What follows belongs to an exercise in optimizing a design on an open flow for small area and a short achievable clock period; a production flow would make more cautious choices.
At most, simulation tests tie the RTL to the original design; equivalence was not proved.
Some runs may be left out. An edit can pass the tests and still lose a function that they never use.
For runs 1 and 2, only the layout was checked, not whether the RTL still works.
Power is estimated from default activity; no workload was simulated.

==> flow/design.v, too long to show whole: its modules and the start of the top module <==
// module multiplier_pipelined: 3283 lines
// module mul_fa: 4 lines
// module mul_aoi: 3 lines
// module mul_oai: 3 lines
// module mul_nand: 3 lines
// module mul_nor: 3 lines
// module mul_inv: 3 lines
// module mul_ha: 4 lines
module multiplier_pipelined(
    input clk,
    input logic[31:0] a,
    input logic[31:0] b,
    output logic[63:0] r
);
  // ...
==> flow/run.sh <==
#!/bin/bash
# synth_recipe.tcl (not shown) runs the flow's synth.tcl, then flattens the netlist and writes it again
# the make line also repeats each setting of config.mk as NAME=value (left out here)
make -C /OpenROAD-flow-scripts/flow DESIGN_CONFIG=/design/flow/config.mk WORK_HOME=/design/flow/orfs CLKGATE_MAP_FILE= SYNTH_SCRIPT=/design/flow/synth_recipe.tcl finish
==> flow/config.mk <==
export PLATFORM = sky130hd
export DESIGN_NAME = multiplier_pipelined
export DESIGN_NICKNAME = multiplier_pipelined
export VERILOG_FILES = /design/flow/design.v
export SDC_FILE = /design/flow/constraint.sdc
export NUM_CORES = 4
export LEC_CHECK = 0
export CAP_MARGIN = 20
export CORE_MARGIN = 2
export CORE_UTILIZATION = 40
export SETUP_SLACK_MARGIN = 3.2
export SLEW_MARGIN = 20
export SYNTH_HIERARCHICAL = 1
==> flow/constraint.sdc <==
create_clock -name core_clock -period 7.5 [get_ports {clk}]
set_input_delay 1.5000 -clock core_clock [delete_from_list [all_inputs] [get_ports {clk}]]
set_output_delay 1.5000 -clock core_clock [all_outputs]
set_load 0.01 [all_outputs]
run_1/clock_wires.png
Scale: 1.5 px per um.
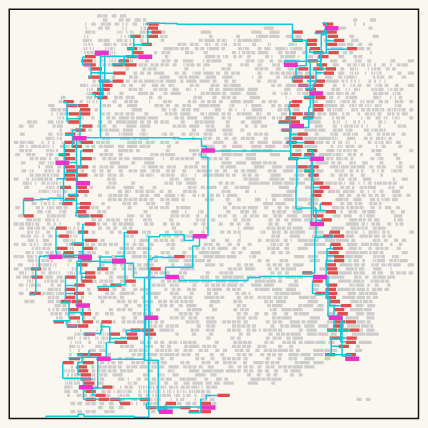
legend:
  clock wires:
    colour: cyan
    length: 3,320 um
  clock-net drivers:
    colour: magenta
    count: 26
  flip-flops:
    colour: red
    count: 231
routed clock nets: 27
clk pwr: 1340 uW
Worst-Skew Late Latency: 580 ps
clock share of power: 7.8%
Final Skew: 24.6 ps

run_1/class_map.png
Scale: 1.5 px per um. Fill, decap, tap and diode cells in grey.
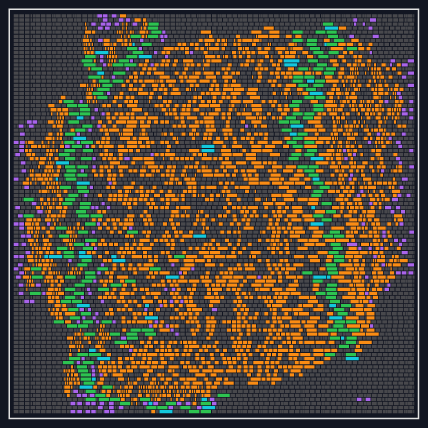
legend:
  remaining buffers and delay cells:
    colour: purple
    cells: 243
    share_of_their_area: 6.8%
  registers:
    colour: green
    cells: 231
    share_of_their_area: 15%
  remaining logic cells:
    colour: orange
    cells: 2,521
    share_of_their_area: 75%
  clock drivers and dummy loads:
    colour: cyan
    cells: 48
    share_of_their_area: 2.9%

run_1/clock_nets.png
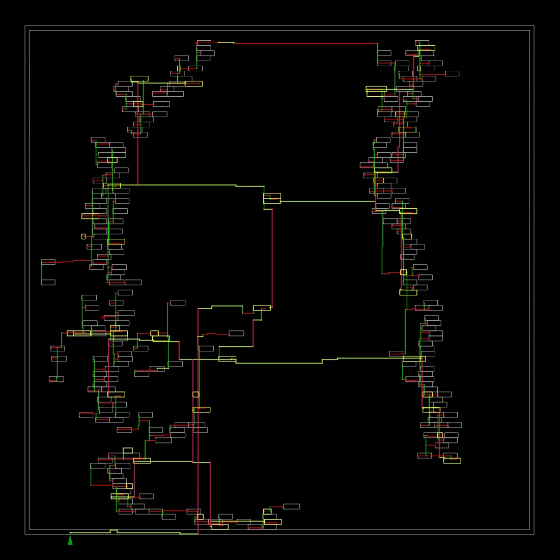
sequential cell count: 231
clkbuf count: 36

==> flow_summary.yaml, run 1 <==
die:
  dieArea_um2: 73900
  core-area_um2: 71200
  die_h_um: 272
  start_util_pct: 40.3
  ios: 129
  rows: 98
  die_x_um: 272
hold_path:
  hold-path-cell-count: 1
  hp-class: "reg2reg"
synthesis:
  yosysTopAreaCell: "fa_1"
  postSynthCellCount: 3132
  synth_adder_area_share_pct: 26.6
  ys_seq_area_share_pct: 16.1
  synth_seq_cells: 231
  async_flop_share_pct: 0
  ys_dominant_reg_cell: "dfxtp_1"
  synth_compound_area_share_pct: 31.0
  yosys.area_share.simple_pct: 6.13
  yosysMostFrequentCell: "xnor2_1"
  synth_edf_count: 0
  synth_area_um2: 28700
  yosysWarnings: 54
  synth_top_family_by_area: "compound AO/OA/AOI/OAI gates"
  avgSynthCellArea_um2: 9.16
  yosysUniqueCellTypes: 61
  synthTopCellsByArea: "fa_1, dfxtp_1, xnor2_1"
  synthXorXnorAreaFrac_pct: 13.1
  synth_top_area_share_pct: 18.9
  synthMuxAreaShare_pct: 0
  synth_common_cells: "xnor2_1, clkbuf_1, a221oi_1, a22o_1, fa_1"
critical_path:
  required_ps: 6000
  r2r.worst_path.cells: 9
  cp_slowest_stage_delay_ps: 550
  cp.arrival_ps: 2910
  crit_path_cell_trace: "ha_2 > a21oi_2 > o21ai_1 > a21oi_2 > o21ai_2 > a21oi_2 > o21ai_2 > xor2_1 > clkdlybuf4s50_1"
  path_class: "reg2out"
  crit_cells: 9
  critPathTopFamily: "compound AO/OA/AOI/OAI gates"
  r2r_slack_ps: 3240
  worst-path-max-fanout: 4
  start_kind: "flop"
  endpoint_kind: "primary output"
  crit_top_cell: "a21oi_2"
  slowest_stage: "clkdlybuf4s50_1"
  crit_buf_inv: 1
outcome:
  outcome: "complete, no violations"
power:
  p_leak_uw: 0.0119
  max-vdd-ir-drop_v: 0.000347
  power_uw: 17100
  p_per_area_nw_per_um2: 520
drt:
  wirelength_um: 119000
  post_drt_wl_per_cell_um: 29.8
  dr.pass1.iters: 9
  postRouteAntennaNets: 0
  num_vias: 26800
  drcViolationCount: 0
  drt_first_iter_violations: 3631
  viasPerCell: 6.72
timing:
  timing.setup.tns_ps: 0
  slew_headroom_pct: 35.5
  grt_setup_unrepaired: "true"
  drv_slew: 0
  setup_viol: 0
  final-hold-violation-count: 0
  fmax_ghz: 0.227
  finalCritPeriodShare_pct: 58.8
  worstMarginPinSlew_ps: 967
  post-route-min-period_ps: 4410
global_routing:
  grt_pass1_wl_um: 175000
  overflow: 0
  grt_max_degree: 35
  grt_pass1_vias: 26900
  antenna_found_initial: 2
  grtUsageTotal_pct: 31.1
layout:
  finalNonFillerCells: 3994
  finish.instance_area_um2: 32900
  areaGrowthSynthToFinish_pct: 14.7
  drive_above_1_share_pct: 20.3
  nets: 3536
cts:
  cts_sinks: 231
  holdBufCountCts: 0
  root_buffer: "clkbuf_16"
  clockBufferDepth: 3
  htreeDepth: 1
  cts_tree: "built"
  cts_buffers: 26
  cts.clk_slew.worst_paths_ps: 60
placement:
  dpl_cell_area_um2: 30200
  dp_hpwl_um: 80900
  port_buffers: 128
  place.gp.congestion: 0.991
  dpl.cell_count: 3916
job:
  drv_cap: 0
==> run 1: metrics by stage <==
| stage | util (%) | setup WS, ps | hold slack, ps |
|---|---|---|---|
| floorplan | - | 3470 | 577 |
| global placement | 42.4 | 2880 | 612 |
| detailed placement | 42.4 | 2880 | 613 |
| CTS | 45.1 | 2950 | 625 |
| global route | 46.2 | 2990 | 642 |
| finish | 46.2 | 3090 | 620 |
==> run 1: what timing repair did <==
item / CTS / global route
resized for setup: 241 / 196
setup buffers: 20 / 9
endpoints found under the setup margin: 58 / 52
pin swaps: 23 / 23
==> run 1: cell type report <==
class	instances	area [um^2]
flip-flops and latches	231	4730
clock buffers	36	790
inverters	100	375
multi-input cells	2421	23600
repair buffers	243	2160
diodes	1	2.50
well taps	950	1190
fillers	6678	38300
clock inverters	12	121
==> run 1: cells in the final DEF (no fill, tap or decap), types with 43 or more instances in the layout <==
| cell | count |
|---|---|
| a21oi_2 | 126 |
| a221oi_1 | 299 |
| a22o_1 | 302 |
| a22oi_1 | 67 |
| buf_4 | 110 |
| clkdlybuf4s50_1 | 91 |
| dfxtp_1 | 174 |
| dfxtp_2 | 45 |
| fa_1 | 269 |
| ha_1 | 135 |
| inv_1 | 92 |
| nand2_1 | 174 |
| nand2_2 | 48 |
| nor2_1 | 50 |
| o21ai_0 | 49 |
| o21ai_1 | 66 |
| xnor2_1 | 382 |
| xor2_1 | 43 |
==> run 1: report_power, final <==
part	total [uW]	switching [uW]	internal, uW	leakage (uW)
sequential	2380	546	1830	0.00195
clock	1340	561	778	0.000448
combinational	13400	7620	5800	0.00949
total	17100	8730	8410	0.0119
==> run 1: cells by family (layout without fill, tap and decap cells) <==
logic type	Yosys count	after routing
other cells	1	8
xor+xnor	429	429
fa+ha+maj	448	448
flops	231	231
buf+inv	486	391
compound gates	1118	1118
simple gates	419	419
==> run 1: layer usage <==
layer | track usage [%] | share of wire [%] | vias to the layer above
met2 | 46.0 | 41 | 2135
li1 | - | - | 11200
met4 | 13.6 | 5.1 | 0
met1 | 40.5 | 39 | 13000
met5 | 0.0642 | 0 | -
met3 | 11.4 | 14 | 481
==> inputs of run 2 (changes only) <==
==> flow/flow/run.sh (new file) <==
#!/bin/bash
# The standard layout (standard.sh, unchanged synthesis and steps), except that the
# input and output ports are buffered with sky130_fd_sc_hd__buf_2 cells rather than the cell
# buffer_ports picks by default (clkdlybuf4s50_1, a slow delay cell). Every port still gets a buffer.
set -euo pipefail
export BUFFER_PORTS_ARGS="-buffer_cell sky130_fd_sc_hd__buf_2"
bash standard.sh > standard_flow.log 2>&1
==> flow/standard.sh (new file) <==
#!/bin/bash
# synth_recipe.tcl (not shown) runs the flow's synth.tcl, then flattens the netlist and writes it again
# the make line also repeats each setting of config.mk as NAME=value (left out here)
make -C /OpenROAD-flow-scripts/flow DESIGN_CONFIG=/design/flow/config.mk WORK_HOME=/design/flow/orfs CLKGATE_MAP_FILE= SYNTH_SCRIPT=/design/flow/synth_recipe.tcl "${@:-finish}"
removed: flow/run.sh
run_2/sizing.png
Scale: 1.5 px per um.
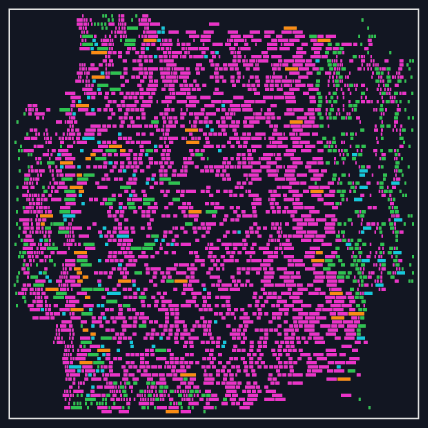
legend:
  x6 and larger:
    colour: orange
    cells: 44
  x1 and smaller:
    colour: magenta
    cells: 2,444
  x3 and x4:
    colour: cyan
    cells: 106
  x2:
    colour: green
    cells: 422

==> run 2 against run 1 <==
Still clean. Sequential share of layout area increased by 0.75 points. Combinational power decreased by 11%. Worst setup slack improved by 66 ps. Critical path type unchanged. Critical endpoint is now r[31]. Largest power group unchanged. Highest routed layer is now met5.
==> flow_summary.yaml, run 2 <==
cts:
  clkLatencyLatePin_ps: 580
  root_buffer: "clkbuf_16"
  clockBufferDepth: 3
  cts_tree: "built"
  cts.clk_slew.worst_paths_ps: 60
  cts_buffers: 26
  holdBufCountCts: 0
  htreeDepth: 1
  cts_sinks: 231
drt:
  num_vias: 26500
  drcViolationCount: 0
  dr.pass1.iters: 8
  drt_first_iter_violations: 3557
  wirelength_um: 119000
  post_drt_wl_per_cell_um: 30.0
  viasPerCell: 6.67
  postRouteAntennaNets: 0
critical_path:
  path_class: "reg2out"
  worst-path-max-fanout: 4
  r2r.worst_path.cells: 9
  crit_top_cell: "a21oi_2"
  start_kind: "flop"
  cp.arrival_ps: 2850
  endpoint_kind: "primary output"
  slowest_stage: "ha_1"
  r2r_slack_ps: 3160
  cp_slowest_stage_delay_ps: 370
  required_ps: 6000
  crit_path_cell_trace: "ha_1 > a21oi_2 > o21ai_2 > a21oi_2 > o21ai_2 > a21oi_2 > buf_4 > xnor2_1 > buf_2"
synthesis:
  async_flop_share_pct: 0
  ys_dominant_reg_cell: "dfxtp_1"
  yosysMostFrequentCell: "xnor2_1"
  synth_seq_cells: 231
  synthTopCellsByArea: "fa_1, dfxtp_1, xnor2_1"
  synth_area_um2: 28700
  synth_compound_area_share_pct: 31.0
  synth_common_cells: "xnor2_1, clkbuf_1, a221oi_1, a22o_1, fa_1"
  yosysTopAreaCell: "fa_1"
  synth_adder_area_share_pct: 26.6
  yosysWarnings: 54
  synthXorXnorAreaFrac_pct: 13.1
  yosys.area_share.simple_pct: 6.13
  synth_top_area_share_pct: 18.9
  avgSynthCellArea_um2: 9.16
  postSynthCellCount: 3132
  ys_seq_area_share_pct: 16.1
  synthMuxAreaShare_pct: 0
  synth_edf_count: 0
  synth_top_family_by_area: "compound AO/OA/AOI/OAI gates"
  yosysUniqueCellTypes: 61
die:
  dieArea_um2: 73900
  die_x_um: 272
  ios: 129
  die_h_um: 272
  rows: 98
timing:
  final-hold-violation-count: 0
  skew_ps: 20.5
  grt_setup_unrepaired: "true"
  worstMarginPinSlew_ps: 1030
  finalCritPeriodShare_pct: 57.9
  timing.setup.tns_ps: 0
  post-route-min-period_ps: 4350
  slew_headroom_pct: 31.1
  fmax_ghz: 0.230
  hold_ws_ps: 914
  drv_slew: 0
  setup_viol: 0
power:
  clkPwrFrac_pct: 8.7
  switching_share_pct: 51.9
  comb_power_share_pct: 76.5
  p_int_uw: 7450
  p_per_area_nw_per_um2: 499
  p_leak_uw: 0.0115
  seqPwrFrac_pct: 14.8
  max-vdd-ir-drop_v: 0.000291
  switchingPower_uw: 8040
global_routing:
  grt_pass1_wl_um: 175000
  overflow: 0
  grt_pass1_vias: 25900
  grtUsageTotal_pct: 31.1
  grt_max_degree: 37
  antenna_found_initial: 3
layout:
  areaGrowthSynthToFinish_pct: 8.25
  final_cell_mix: "xnor2_1, a22o_1, a221oi_1, fa_1, nand2_1"
  drive_above_1_share_pct: 19.0
  final_common_cell: "xnor2_1"
  nets: 3509
placement:
  place.gp.congestion: 0.978
  dp_hpwl_um: 84600
  port_buffers: 128
outcome:
  outcome: "complete, no violations"
hold_path:
  hp-class: "reg2reg"
  hold-path-cell-count: 2
job:
  drv_cap: 0
run_2/util_map.png
Scale: 1.5 px per um. The die is cut into 27 by 27 equal tiles; white is low, dark blue is high, 0 to 100% covered.
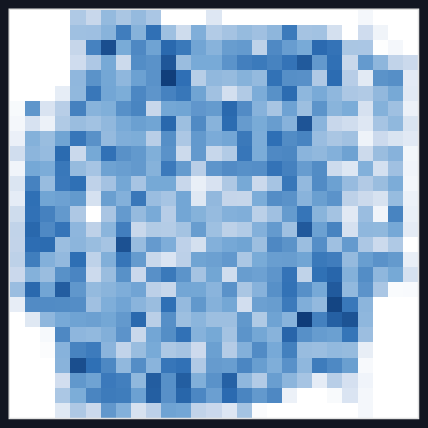
tiles over 75% full: 4.8%
mean over tiles: 40%
nearly empty tiles: 13%
fullest tile: 95%
utilization after layout: 43.6%
core outline area: 71,200 um^2
Initial Utilization: 40.3%

run 2: cell types whose count changed in the layout (fill, tap and decap cells not counted), moves of 23 or more:
cell	previous run	this run
nand2_2	48	1
a21oi_2	126	149
clkdlybuf4s50_1	91	0
nor2_1	50	80
buf_2	2	128
nand2_1	174	224
ha_1	135	169
nor2_4	36	3
a21oi_4	25	2
o21ai_1	66	91
ha_4	26	0
buf_4	110	77
run 2: what timing repair did:
action,in CTS,in global routing
resized for setup,63,104
pin swaps,0,5
cloned,0,0
buffers inserted,1,0
setup endpoints to repair,46,39
run 2: per-layer routing:
| layer | track usage, % | wire, um | vias up |
|---|---|---|---|
| met2 | 46.2 | 49300 | 1918 |
| met1 | 42.5 | 48600 | 13000 |
| met5 | 0 | 11 | - |
| met4 | 10.5 | 4960 | 2 |
| li1 | - | - | 11100 |
| met3 | 10.0 | 16200 | 393 |
run 2: critical path, delay by kind of cell, from the launching register on:
kind                       cells  cell delay, ps
AOI/OAI and AO/OA              5            1100
xor gates and xnor gates       1             140
adders and majority gates      1             370
buffers and inverters          2             360
DFF                            1             300
run 2: cell families (layout without fill, tap and decap cells):
family | Yosys count | in the layout
flip-flops | 231 | 231
buffers and inverters | 486 | 364
AND/OR/NAND/NOR | 419 | 419
other | 1 | 8
AO/OA/AOI/OAI | 1118 | 1118
XOR/XNOR | 429 | 429
adder cells (fa/ha/maj) | 448 | 448
run 2: power by group through the flow:
| stage | Combinational (uW) | Sequential [uW] | Clock, uW |
|---|---|---|---|
| floorplan | 8310 | 1980 | 0 |
| global placement | 11300 | 2270 | 0 |
| detailed placement | 11400 | 2270 | 0 |
| CTS | 11700 | 2250 | 1380 |
| global route | 13200 | 2300 | 1420 |
| finish | 11900 | 2290 | 1350 |
run 2: area by class of cell:
cell class	count	area [um^2]
antenna	1	2.50
clock buffer	34	722
clock inverter	14	174
fill	6951	40200
inverter	100	375
multi-input combinational	2421	22600
sequential	231	4690
tap	950	1190
timing repair buffer	216	1340
run 2: stage by stage:
step	cells	instance area, um^2	setup slack, ps	total power (uW)
2_1_floorplan	3138	28700	3470	10300
3_3_place_gp	3917	29600	2910	13500
3_5_place_dp	3917	29600	2900	13700
4_1_cts	3966	30700	3140	15300
5_1_grt	3967	31100	3110	16900
6_report	3967	31100	3150	15500
## Run 3: large edit since run 2, in outline
flow/design.v: 3306 -> 3001 lines; modules unchanged: 7
  multiplier_pipelined: edited, 3283 -> 2978 lines
--- a/flow/config.mk
+++ b/flow/config.mk
@@ -9,5 +9,5 @@
 export CORE_MARGIN = 2
 export CORE_UTILIZATION = 40
-export SETUP_SLACK_MARGIN = 3.2
+export SETUP_SLACK_MARGIN = 3.6
 export SLEW_MARGIN = 20
 export SYNTH_HIERARCHICAL = 1
run_3/util_map.png
Scale: 1.5 px per um. The die is cut into 27 by 27 equal tiles; white is low, dark blue is high, 0 to 100% covered.
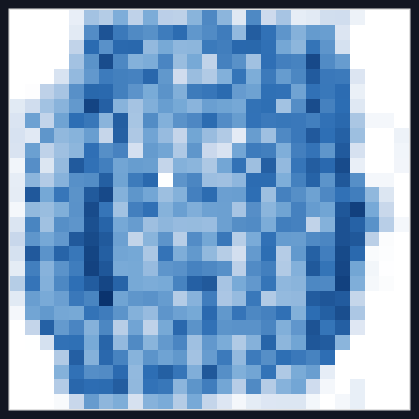
tiles over 75% full: 13%
fullest tile: 99%
nearly empty tiles: 15%
mean over tiles: 46%

==> run 3 against run 2 <==
Non-clock buffer count is 121 higher. Maximum frequency increased by 1.9%. Core utilization rose by 5.1 points. First-iteration DRC count is 4.4% higher. Hold slack worse by 330 ps. Cell area grew 7.2%. Power increased by 5.0%. Largest cell class unchanged.
==> flow_summary.yaml, run 3 <==
synthesis:
  async_flop_share_pct: 0
  avgSynthCellArea_um2: 9.48
  yosysTopAreaCell: "fa_1"
  synth_common_cells: "xnor2_1, clkbuf_1, a221oi_1, a22o_1, fa_1"
  yosysMostFrequentCell: "xnor2_1"
  synth_area_um2: 27500
  synthTopCellsByArea: "fa_1, dfxtp_1, xnor2_1"
  synth_edf_count: 0
  ys_seq_area_share_pct: 16.8
  yosysWarnings: 54
  ys_dominant_reg_cell: "dfxtp_1"
  synth_seq_cells: 231
  synth_top_area_share_pct: 19.8
  postSynthCellCount: 2897
  yosysUniqueCellTypes: 60
timing:
  final-hold-violation-count: 0
  finalCritPeriodShare_pct: 56.8
  hold_ws_ps: 585
  slew_headroom_pct: 52.0
  setup_viol: 0
  drv_slew: 0
  timing.setup.tns_ps: 0
  skew_ps: 37.6
  worstMarginPinSlew_ps: 720
  grt_setup_unrepaired: "true"
  fmax_ghz: 0.235
  post-route-min-period_ps: 4260
critical_path:
  worst-path-max-fanout: 4
  required_ps: 6000
  endpoint_kind: "primary output"
  r2r.worst_path.cells: 9
  cp.arrival_ps: 2760
  path_class: "reg2out"
  start_kind: "flop"
  r2r_slack_ps: 3540
hold_path:
  hold-path-cell-count: 1
  hp-class: "reg2reg"
global_routing:
  overflow: 0
  use_met1_pct: 41.3
  use_met2_pct: 46.8
  grt_pass1_vias: 25400
  gr-max-usage-layer: "met2"
  grtUsageTotal_pct: 32.0
  grt_pass1_wl_um: 170000
  met3_usage_pct: 13.2
  grt_max_degree: 37
  antenna_found_initial: 2
drt:
  viasPerCell: 6.86
  postRouteAntennaNets: 0
  num_vias: 25900
  wirelength_um: 120000
  drt_first_iter_violations: 3714
  dr.pass1.iters: 8
  post_drt_wl_per_cell_um: 31.7
  drcViolationCount: 0
layout:
  areaGrowthSynthToFinish_pct: 21.3
  seqCellArea_um2: 4870
  drive_above_1_share_pct: 31.1
  finish.instance_area_um2: 33300
  finalNonFillerCells: 3777
  final_common_cell: "xnor2_1"
  fillers: 6153
  diodes: 0
  multi_input_area_um2: 23000
  final_cell_mix: "xnor2_1, a22o_1, a221oi_1, fa_1, ha_1"
  nets: 3390
die:
  core-area_um2: 68300
  die_h_um: 266
  start_util_pct: 40.2
  ios: 129
  rows: 96
  dieArea_um2: 70800
  die_x_um: 266
job:
  drv_cap: 0
outcome:
  outcome: "complete, no violations"
cts:
  cts_tree: "built"
  cts_buffers: 27
  clockBufferDepth: 3
  htreeDepth: 1
  root_buffer: "clkbuf_16"
  cts.clk_slew.worst_paths_ps: 60
power:
  switching_share_pct: 48.7
  p_leak_uw: 0.0125
  p_per_area_nw_per_um2: 488
  max-vdd-ir-drop_v: 0.000259
  p_int_uw: 8350
  switchingPower_uw: 7920
  seqPwrFrac_pct: 15.0
  clkPwrFrac_pct: 8.0
  comb_power_share_pct: 76.9
placement:
  dpl.cell_count: 3586
  dpl_cell_area_um2: 28100
  dp_hpwl_um: 73400
  place.gp.congestion: 0.941
  port_buffers: 128
run_3/clock_nets.png
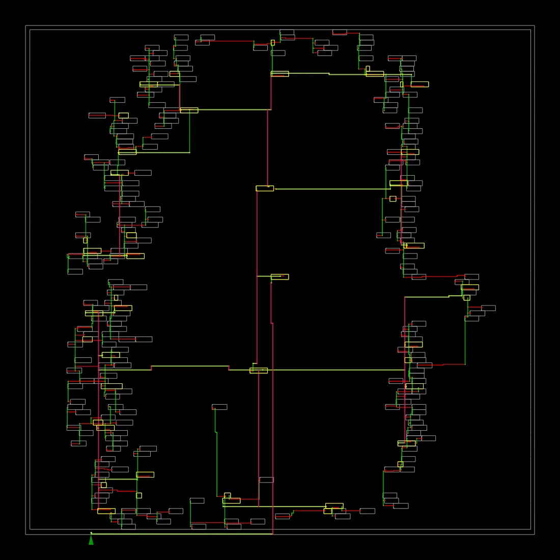
clkbuf count: 34
clk sinks: 231
Worst-Skew Late Latency: 590 ps

## run 3: repair_timing
| action | in CTS | in global routing |
|---|---|---|
| gates resized for setup | 412 | 192 |
| pin swaps | 99 | 104 |
| endpoints found under the setup margin | 93 | 73 |
| setup buffers | 70 | 70 |
| gates cloned | 0 | 4 |
| hold buffers | 0 | 0 |
## run 3: per-layer routing
| layer | part of all wire, % | vias to the layer above |
|---|---|---|
| met5 | 0 | - |
| met4 | 5.9 | 0 |
| met3 | 16 | 555 |
| met2 | 41 | 2205 |
| met1 | 38 | 12600 |
| li1 | - | 10600 |
## run 3: final cells by class
cell class / count / share of cell area [%]
well taps: 882 / 3.31
clock buffers: 34 / 2.26
multi-input cells: 2179 / 69.0
clock inverters: 13 / 0.357
inverters: 101 / 1.21
repair buffers: 337 / 9.22
flip-flops and latches: 231 / 14.6
## run 3: power by group through the flow
stage               clock [uW]  combinational (uW)  sequential [uW]
floorplan                    0                7590             1970
global placement             0               10100             2330
detailed placement           0               10200             2330
CTS                       1330               11700             2390
global route              1380               13700             2440
finish                    1310               12500             2450
## run 3: metrics by stage
| stage | power (uW) | util [%] | setup WS (ps) |
|---|---|---|---|
| global route | 17500 | 48.7 | 3130 |
| detailed placement | 12500 | 41.1 | 2960 |
| floorplan | 9570 | - | 3590 |
| finish | 16300 | 48.7 | 3240 |
| CTS | 15400 | 46.3 | 3220 |
| global placement | 12400 | 41.1 | 2990 |
## run 3: kinds of logic (layout without fill, tap and decap cells)
logic type	Yosys count	in the layout	synth area share, %
XOR/XNOR	429	429	13.7
AND/OR/NAND/NOR	306	306	4.86
adder cells (fa/ha/maj)	448	448	27.8
buffers and inverters	487	485	7.33
flip-flops	231	231	16.8
AO/OA/AOI/OAI	996	996	29.5
## run 3: critical path, stage by stage (launching register included)
cell and delay, ps:
dfxtp_2 320, ha_4 250, a21oi_4 270, clkinvlp_4 190, a21oi_4 270, o21ai_4 130, a21oi_2 180, inv_1 70
a21oi_2 160, xnor2_2 160, buf_2 180
==> inputs of run 4 (changes only) <==
--- a/flow/config.mk
+++ b/flow/config.mk
@@ -8,6 +8,6 @@
 export CAP_MARGIN = 20
 export CORE_MARGIN = 2
 export CORE_UTILIZATION = 40
-export SETUP_SLACK_MARGIN = 3.6
+export SETUP_SLACK_MARGIN = 3.1
 export SLEW_MARGIN = 20
 export SYNTH_HIERARCHICAL = 1
run_4/clock_wires.png
Scale: 2 px per um.
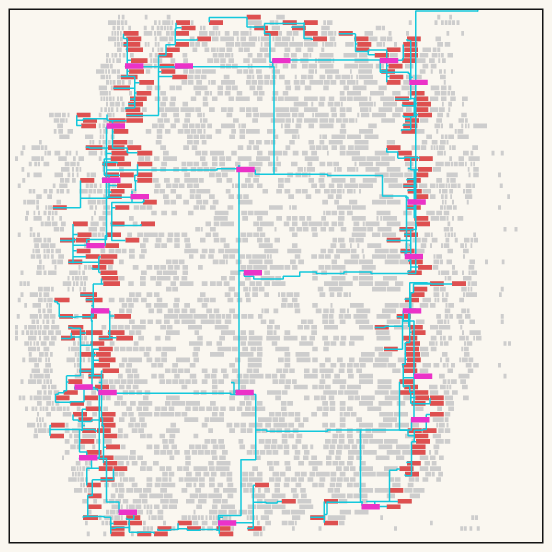
legend:
  flip-flops:
    colour: red
    count: 231
  clock wires:
    colour: cyan
    length: 3,290 um
  clock-net drivers:
    colour: magenta
    count: 24
routed clock nets: 25
Worst-Skew Late Latency: 570 ps
clock share of power: 8.4%

==> run 4 against run 3 <==
Via count down 3.9%. Synthesized area is the same. Cell count shrank 3.6%. Worst setup slack got worse by 110 ps. Hold slack improved by 17 ps. Clock-buffer cell count did not move. Critical endpoint is now y_q[25]. Largest power group unchanged.
==> flow_summary.yaml, run 4 <==
timing:
  post-route-min-period_ps: 4380
  slew_headroom_pct: 28.4
  finalCritPeriodShare_pct: 58.4
  final-hold-violation-count: 0
  worstMarginPinSlew_ps: 1070
  timing.setup.tns_ps: 0
  drv_slew: 0
  hold_ws_ps: 602
  setup_viol: 0
  fmax_ghz: 0.228
  finalWorstSetupSlack_ps: 3120
  grt_setup_unrepaired: "true"
drt:
  viasPerCell: 6.83
  postRouteAntennaNets: 0
  dr.pass1.iters: 8
  wirelength_um: 111000
  post_drt_wl_per_cell_um: 30.4
  drt_first_iter_violations: 3670
  num_vias: 24900
  drcViolationCount: 0
critical_path:
  cp.arrival_ps: 4820
  worst-path-max-fanout: 19
  cp_slowest_stage_delay_ps: 860
  required_ps: 7940
  critPathTopFamily: "adder cells"
  crit_buf_inv: 1
  crit_path_cell_trace: "buf_4 > xnor2_1 > fa_1 > fa_1 > fa_1 > fa_1 > fa_1 > fa_1"
  crit_cells: 8
  r2r.worst_path.cells: 8
  path_class: "reg2reg"
  crit_top_cell: "fa_1"
  slowest_stage: "dfxtp_2"
  r2r_slack_ps: 3120
  start_kind: "flop"
  endpoint_kind: "flop"
die:
  die_h_um: 266
  start_util_pct: 40.2
  ios: 129
  die_x_um: 266
  dieArea_um2: 70800
  core-area_um2: 68300
  rows: 96
cts:
  htreeDepth: 1
  cts_tree: "built"
  cts.clk_slew.worst_paths_ps: 60
  clockBufferDepth: 3
  root_buffer: "clkbuf_16"
  cts_sinks: 231
global_routing:
  overflow: 0
  grt_pass1_vias: 24600
  antenna_found_initial: 0
  grtUsageTotal_pct: 30.5
  grt_max_degree: 35
  grt_pass1_wl_um: 163000
synthesis:
  synth_top_area_share_pct: 19.8
  synth_area_um2: 27500
  yosysWarnings: 54
  yosysMostFrequentCell: "xnor2_1"
  yosysTopAreaCell: "fa_1"
  yosysUniqueCellTypes: 60
  async_flop_share_pct: 0
  synth_edf_count: 0
  avgSynthCellArea_um2: 9.48
  synth_common_cells: "xnor2_1, clkbuf_1, a221oi_1, a22o_1, fa_1"
  synthTopCellsByArea: "fa_1, dfxtp_1, xnor2_1"
  synth_seq_cells: 231
  ys_dominant_reg_cell: "dfxtp_1"
  postSynthCellCount: 2897
  ys_seq_area_share_pct: 16.8
power:
  p_leak_uw: 0.0110
  max-vdd-ir-drop_v: 0.000249
  seqPwrFrac_pct: 16.9
  comb_power_share_pct: 74.7
  switching_share_pct: 50.1
  power_uw: 14100
  p_int_uw: 7040
  switchingPower_uw: 7060
  p_per_area_nw_per_um2: 481
layout:
  areaGrowthSynthToFinish_pct: 6.67
  utilization_pct: 42.9
  drive_above_1_share_pct: 16.6
  final_cell_mix: "xnor2_1, a22o_1, a221oi_1, fa_1"
  final_common_cell: "xnor2_1"
  fillers: 6539
  nets: 3253
placement:
  port_buffers: 128
  dp_slack_ps: 2990
  place.gp.congestion: 0.969
  dp_hpwl_um: 72800
outcome:
  outcome: "complete, no violations"
hold_path:
  hp-class: "reg2reg"
  hold-path-cell-count: 1
job:
  drv_cap: 0
run_4/clock_nets.png
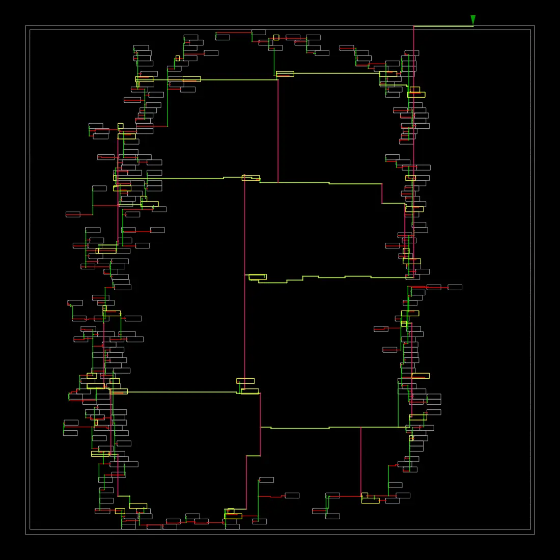
clk pwr: 1190 uW
Num CTS Buffers: 24
Final Skew: 12.5 ps

## run 4: timing repair
item | 4_1_cts | 5_1_grt
endpoints found under the hold margin | 0 | 0
buffers inserted | 6 | 4
cloned | 0 | 0
endpoints found under the setup margin | 38 | 31
gates resized for setup | 28 | 68
hold buffers | 0 | 0
pin swaps | 4 | 6
## run 4: per-stage QoR
| stage | std cells | cell area [um^2] |
|---|---|---|
| after floorplan | 2897 | 27500 |
| after global placement | 3586 | 28100 |
| after detailed placement | 3586 | 28100 |
| after CTS | 3636 | 29100 |
| after global routing | 3640 | 29300 |
| final | 3641 | 29300 |
## run 4: power by group through the flow
stage	clock network [uW]	registers, uW	logic [uW]
after floorplan	0	1970	7590
after global placement	0	2330	10000
after detailed placement	0	2340	10200
after CTS	1220	2320	10500
after global routing	1260	2370	11800
final	1190	2380	10500
## run 4: kinds of logic (layout without fill, tap and decap cells)
group / count (synthesis) / in the layout / synth area share, %
AOI/OAI and AO/OA: 996 / 996 / 29.5
xor gates and xnor gates: 429 / 429 / 13.7
adders and majority gates: 448 / 448 / 27.8
buffers and inverters: 487 / 348 / 7.33
DFF: 231 / 231 / 16.8
other: 0 / 1 / 0
and+or+nand+nor: 306 / 306 / 4.86
## run 4: routing by layer
| metal | wire (um) | vias to the layer above | track usage, % |
|---|---|---|---|
| met5 | 30 | - | 1.04 |
| met1 | 43100 | 12100 | 39.5 |
| li1 | - | 10300 | - |
| met4 | 5560 | 2 | 13.4 |
| met2 | 45200 | 2074 | 44.0 |
| met3 | 16900 | 480 | 12.8 |
## run 4: layout make-up
cell class                      count  area, um^2  area share [%]
Inverter                          101         383            1.31
Antenna cell                        1        2.50         0.00854
Multi-Input combinational cell   2179       21100            71.9
Clock buffer                       34         709            2.42
Sequential cell                   231        4760            16.2
Tap cell                          882        1100            3.77
Clock inverter                     10        72.6           0.248
Timing Repair Buffer              203        1220            4.15
==> inputs of run 5 (changes only) <==
--- a/flow/config.mk
+++ b/flow/config.mk
@@ -8,6 +8,6 @@
 export CAP_MARGIN = 20
 export CORE_MARGIN = 2
 export CORE_UTILIZATION = 40
-export SETUP_SLACK_MARGIN = 3.1
+export SETUP_SLACK_MARGIN = 3.3
 export SLEW_MARGIN = 20
 export SYNTH_HIERARCHICAL = 1
run_5/util_map.png
Scale: 1.5 px per um. The die is cut into 27 by 27 equal tiles; white is low, dark blue is high, 0 to 100% covered.
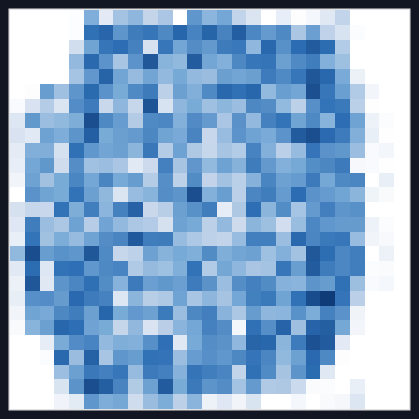
emptiest ninth of the die: bottom right
mean over tiles: 42%
tiles over 75% full: 8.0%
fullest tile: 95%
nearly empty tiles: 17%

==> run 5 against run 4 <==
Critical path depth up 4. First-iteration DRC count down 1.3%. Cell count increased by 0.52%. Core utilization up 1.9 points. Largest cell class unchanged. Non-clock buffer count increased by 20. Hold slack worse by 1.5 ps. Clock skew rose by 4.1 ps. Routed wire length grew 1.6%. Worst setup slack gained 140 ps. Power increased by 6.6%. Global-route usage grew 0.11 points.
==> flow_summary.yaml, run 5 <==
power:
  p_leak_uw: 0.0113
  switchingPower_uw: 7480
  max-vdd-ir-drop_v: 0.000249
  p_per_area_nw_per_um2: 491
  p_int_uw: 7550
  seqPwrFrac_pct: 16.3
die:
  dieArea_um2: 70800
  die_h_um: 266
  rows: 96
  die_x_um: 266
  ios: 129
  start_util_pct: 40.2
  core-area_um2: 68300
critical_path:
  crit_top_cell: "o21ai_4"
  path_class: "reg2out"
  start_kind: "flop"
  crit_path_cell_trace: "ha_4 > a21oi_4 > o21ai_4 > buf_6 > inv_6 > o21ai_4 > buf_6 > inv_1 > o21ai_4 > a21oi_2 > xnor2_1 > buf_2"
  endpoint_kind: "primary output"
  r2r_slack_ps: 3330
  critPathTopFamily: "compound AO/OA/AOI/OAI gates"
  worst-path-max-fanout: 4
synthesis:
  synth_edf_count: 0
  synthTopCellsByArea: "fa_1, dfxtp_1, xnor2_1"
  ys_seq_area_share_pct: 16.8
  synth_top_area_share_pct: 19.8
  synth_seq_cells: 231
  yosysMostFrequentCell: "xnor2_1"
  yosysTopAreaCell: "fa_1"
layout:
  drive_above_1_share_pct: 21.9
  multi_input_area_um2: 22000
  nets: 3273
  final_cell_mix: "xnor2_1, a22o_1, a221oi_1, fa_1, dfxtp_1"
  final_common_cell: "xnor2_1"
cts:
  cts_sinks: 231
  clockBufferDepth: 3
  cts_buffers: 24
  root_buffer: "clkbuf_16"
job:
  drv_cap: 0
timing:
  finalWorstSetupSlack_ps: 3260
  final-hold-violation-count: 0
  fmax_ghz: 0.236
  drv_slew: 0
  timing.setup.tns_ps: 0
  finalCritPeriodShare_pct: 56.5
  slew_headroom_pct: 33.8
  skew_ps: 16.6
  grt_setup_unrepaired: "true"
drt:
  post_drt_wl_per_cell_um: 30.8
  viasPerCell: 6.82
  dr.pass1.iters: 7
  drt_first_iter_violations: 3622
outcome:
  outcome: "complete, no violations"
global_routing:
  grt_pass1_vias: 24700
  antenna_found_initial: 1
  overflow: 0
  grtUsageTotal_pct: 30.6
  grt_pass1_wl_um: 164000
hold_path:
  hold-path-cell-count: 1
  hp-class: "reg2reg"
placement:
  dp_hpwl_um: 72800
  place.gp.congestion: 0.969
run_5/clock_wires.png
Scale: 2 px per um.
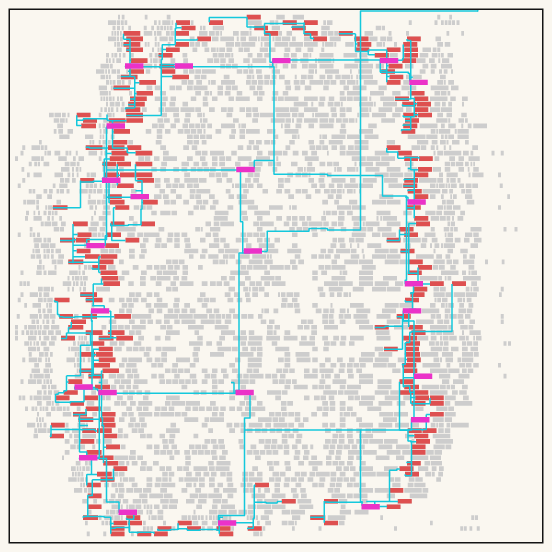
legend:
  clock wires:
    colour: cyan
    length: 3,270 um
  clock-net drivers:
    colour: magenta
    count: 24
  flip-flops:
    colour: red
    count: 231
routed clock nets: 25
flops lie: spread over the die

## run 5: cell counts after synthesis
Identical to the previous run, type by type.
## run 5: layer usage
| layer | track usage, % | up-vias | routed length, um |
|---|---|---|---|
| li1 | - | 10300 | - |
| met1 | 39.7 | 12100 | 43400 |
| met2 | 44.2 | 2066 | 46200 |
| met3 | 12.9 | 481 | 17100 |
| met4 | 13.1 | 4 | 5730 |
| met5 | 1.04 | - | 130 |
## run 5: logic make-up after synthesis
| family | Yosys count | synth area share, % |
|---|---|---|
| AOI/OAI and AO/OA | 996 | 29.5 |
| xor gates and xnor gates | 429 | 13.7 |
| and+or+nand+nor | 306 | 4.86 |
| adders and majority gates | 448 | 27.8 |
| buffers and inverters | 487 | 7.33 |
| DFF | 231 | 16.8 |
## run 5: power groups by stage
| stage | Combinational (uW) | Sequential, uW | Clock, uW |
|---|---|---|---|
| after floorplan | 7590 | 1970 | 0 |
| after global placement | 10000 | 2330 | 0 |
| after detailed placement | 10200 | 2340 | 0 |
| after CTS | 10900 | 2340 | 1220 |
| after global routing | 12700 | 2450 | 1260 |
| final | 11400 | 2450 | 1190 |
## run 5: layout make-up
type,instances,share of cell area [%]
tap,882,3.61
clock inverter,10,0.237
sequential,231,15.7
multi-input combinational,2179,71.9
timing repair buffer,223,4.90
clock buffer,34,2.32
inverter,101,1.27
## run 5: metrics by stage
step	hold WS [ps]	cells	total power (uW)
after floorplan	577	2897	9560
after global placement	592	3586	12300
after detailed placement	594	3586	12600
after CTS	603	3646	14500
after global routing	630	3660	16400
final	601	3660	15000
## run 5: repair_timing
| item | 4_1_cts | 5_1_grt |
|---|---|---|
| setup endpoints to repair | 56 | 46 |
| gates cloned | 0 | 0 |
| hold buffers | 0 | 0 |
| buffers inserted | 16 | 14 |
| pin swaps | 30 | 41 |
| hold endpoints to repair | 0 | 0 |
| resized for setup | 184 | 132 |

==> notes/layouts.md <==
Pictures saved along the way, in no particular order.

Drive-strength map.
shot_01.png
Scale: 2 px per um.
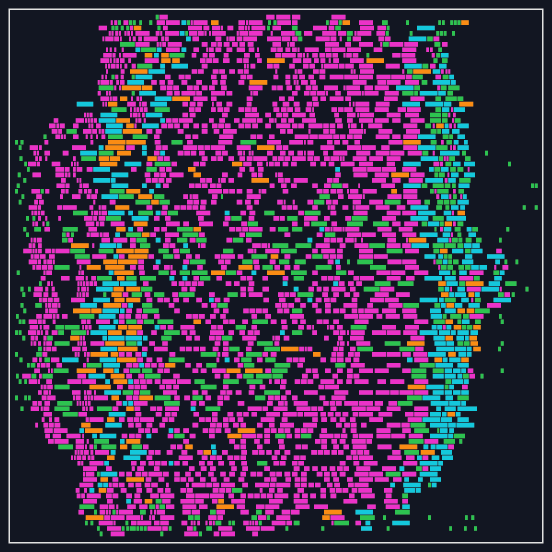
shot_02.png
Scale: 1.5 px per um.
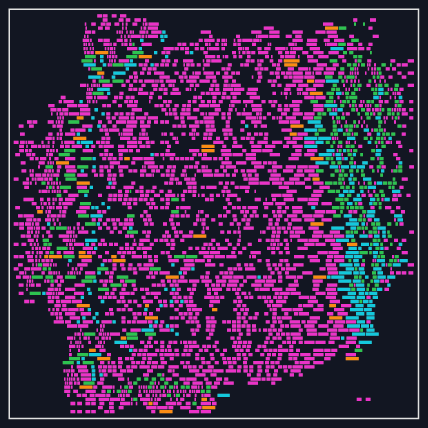
shot_03.png
Scale: 2 px per um.
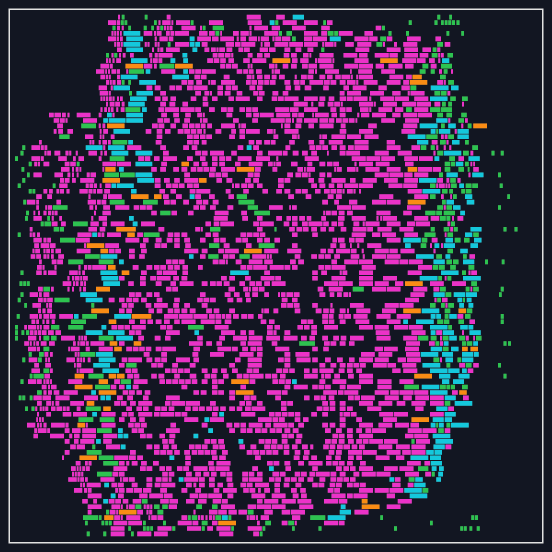
run 3: shot_01.png
run 5: shot_03.png
run 1: shot_02.png

Key to shot_02.png:
legend:
  x1 and smaller:
    colour: magenta
    cells: 2,426
  x3 and x4:
    colour: cyan
    cells: 238
  x6 and larger:
    colour: orange
    cells: 46
  x2:
    colour: green
    cells: 333


==> gallery <==
Cell classes on the final placement.
Scale: 1.5 px per um. Fill, decap, tap and diode cells in grey.
Plate I
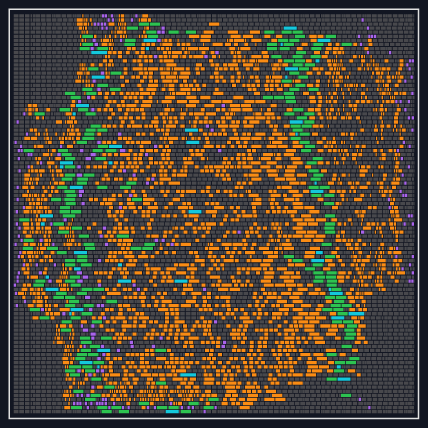
Plate II
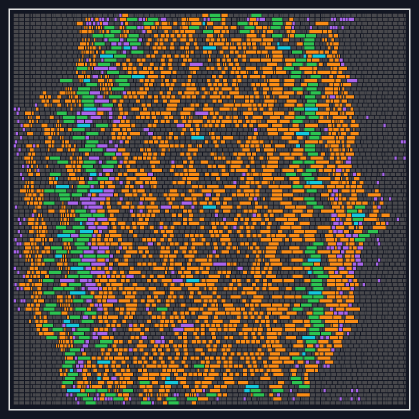
Plate II comes from run 3.
Plate I comes from run 2.

## port drivers added, routing unchanged
Ports are ideal in the flow. The routed layouts listed here were re-timed in OpenROAD.
Step 1 assumes that a clkbuf_16 drives the clock port and a buf_2 every other input.
Step 2 times the ports against the registers' clock, not the clock port: input delays grow and output delays shrink by t, the midpoint of the rising clock arrivals with the driver on.
Slacks: no drivers / after step 1 / after step 2; pairs: no drivers / after step 1.
| run | shift t [ns] | slack for setup (ns) | latest minus earliest clock arrival (ns) |
|---|---|---|---|
| run 1 | 0.626 | 3.089 / 3.029 / 3.034 | 0.024 / 0.024 |
| run 2 | 0.632 | 3.154 / 3.094 / 3.155 | 0.021 / 0.020 |
| run 3 | 0.632 | 3.237 / 3.178 / 3.400 | 0.037 / 0.038 |
| run 4 | 0.625 | 3.123 / 3.109 / 3.123 | 0.013 / 0.014 |
| run 5 | 0.625 | 3.264 / 3.204 / 3.332 | 0.017 / 0.017 |
After both steps setup and hold are still met in every run listed. The setup slack of run 1, which loses most, moves by -0.060 ns with the drivers and by -0.055 ns with both steps.
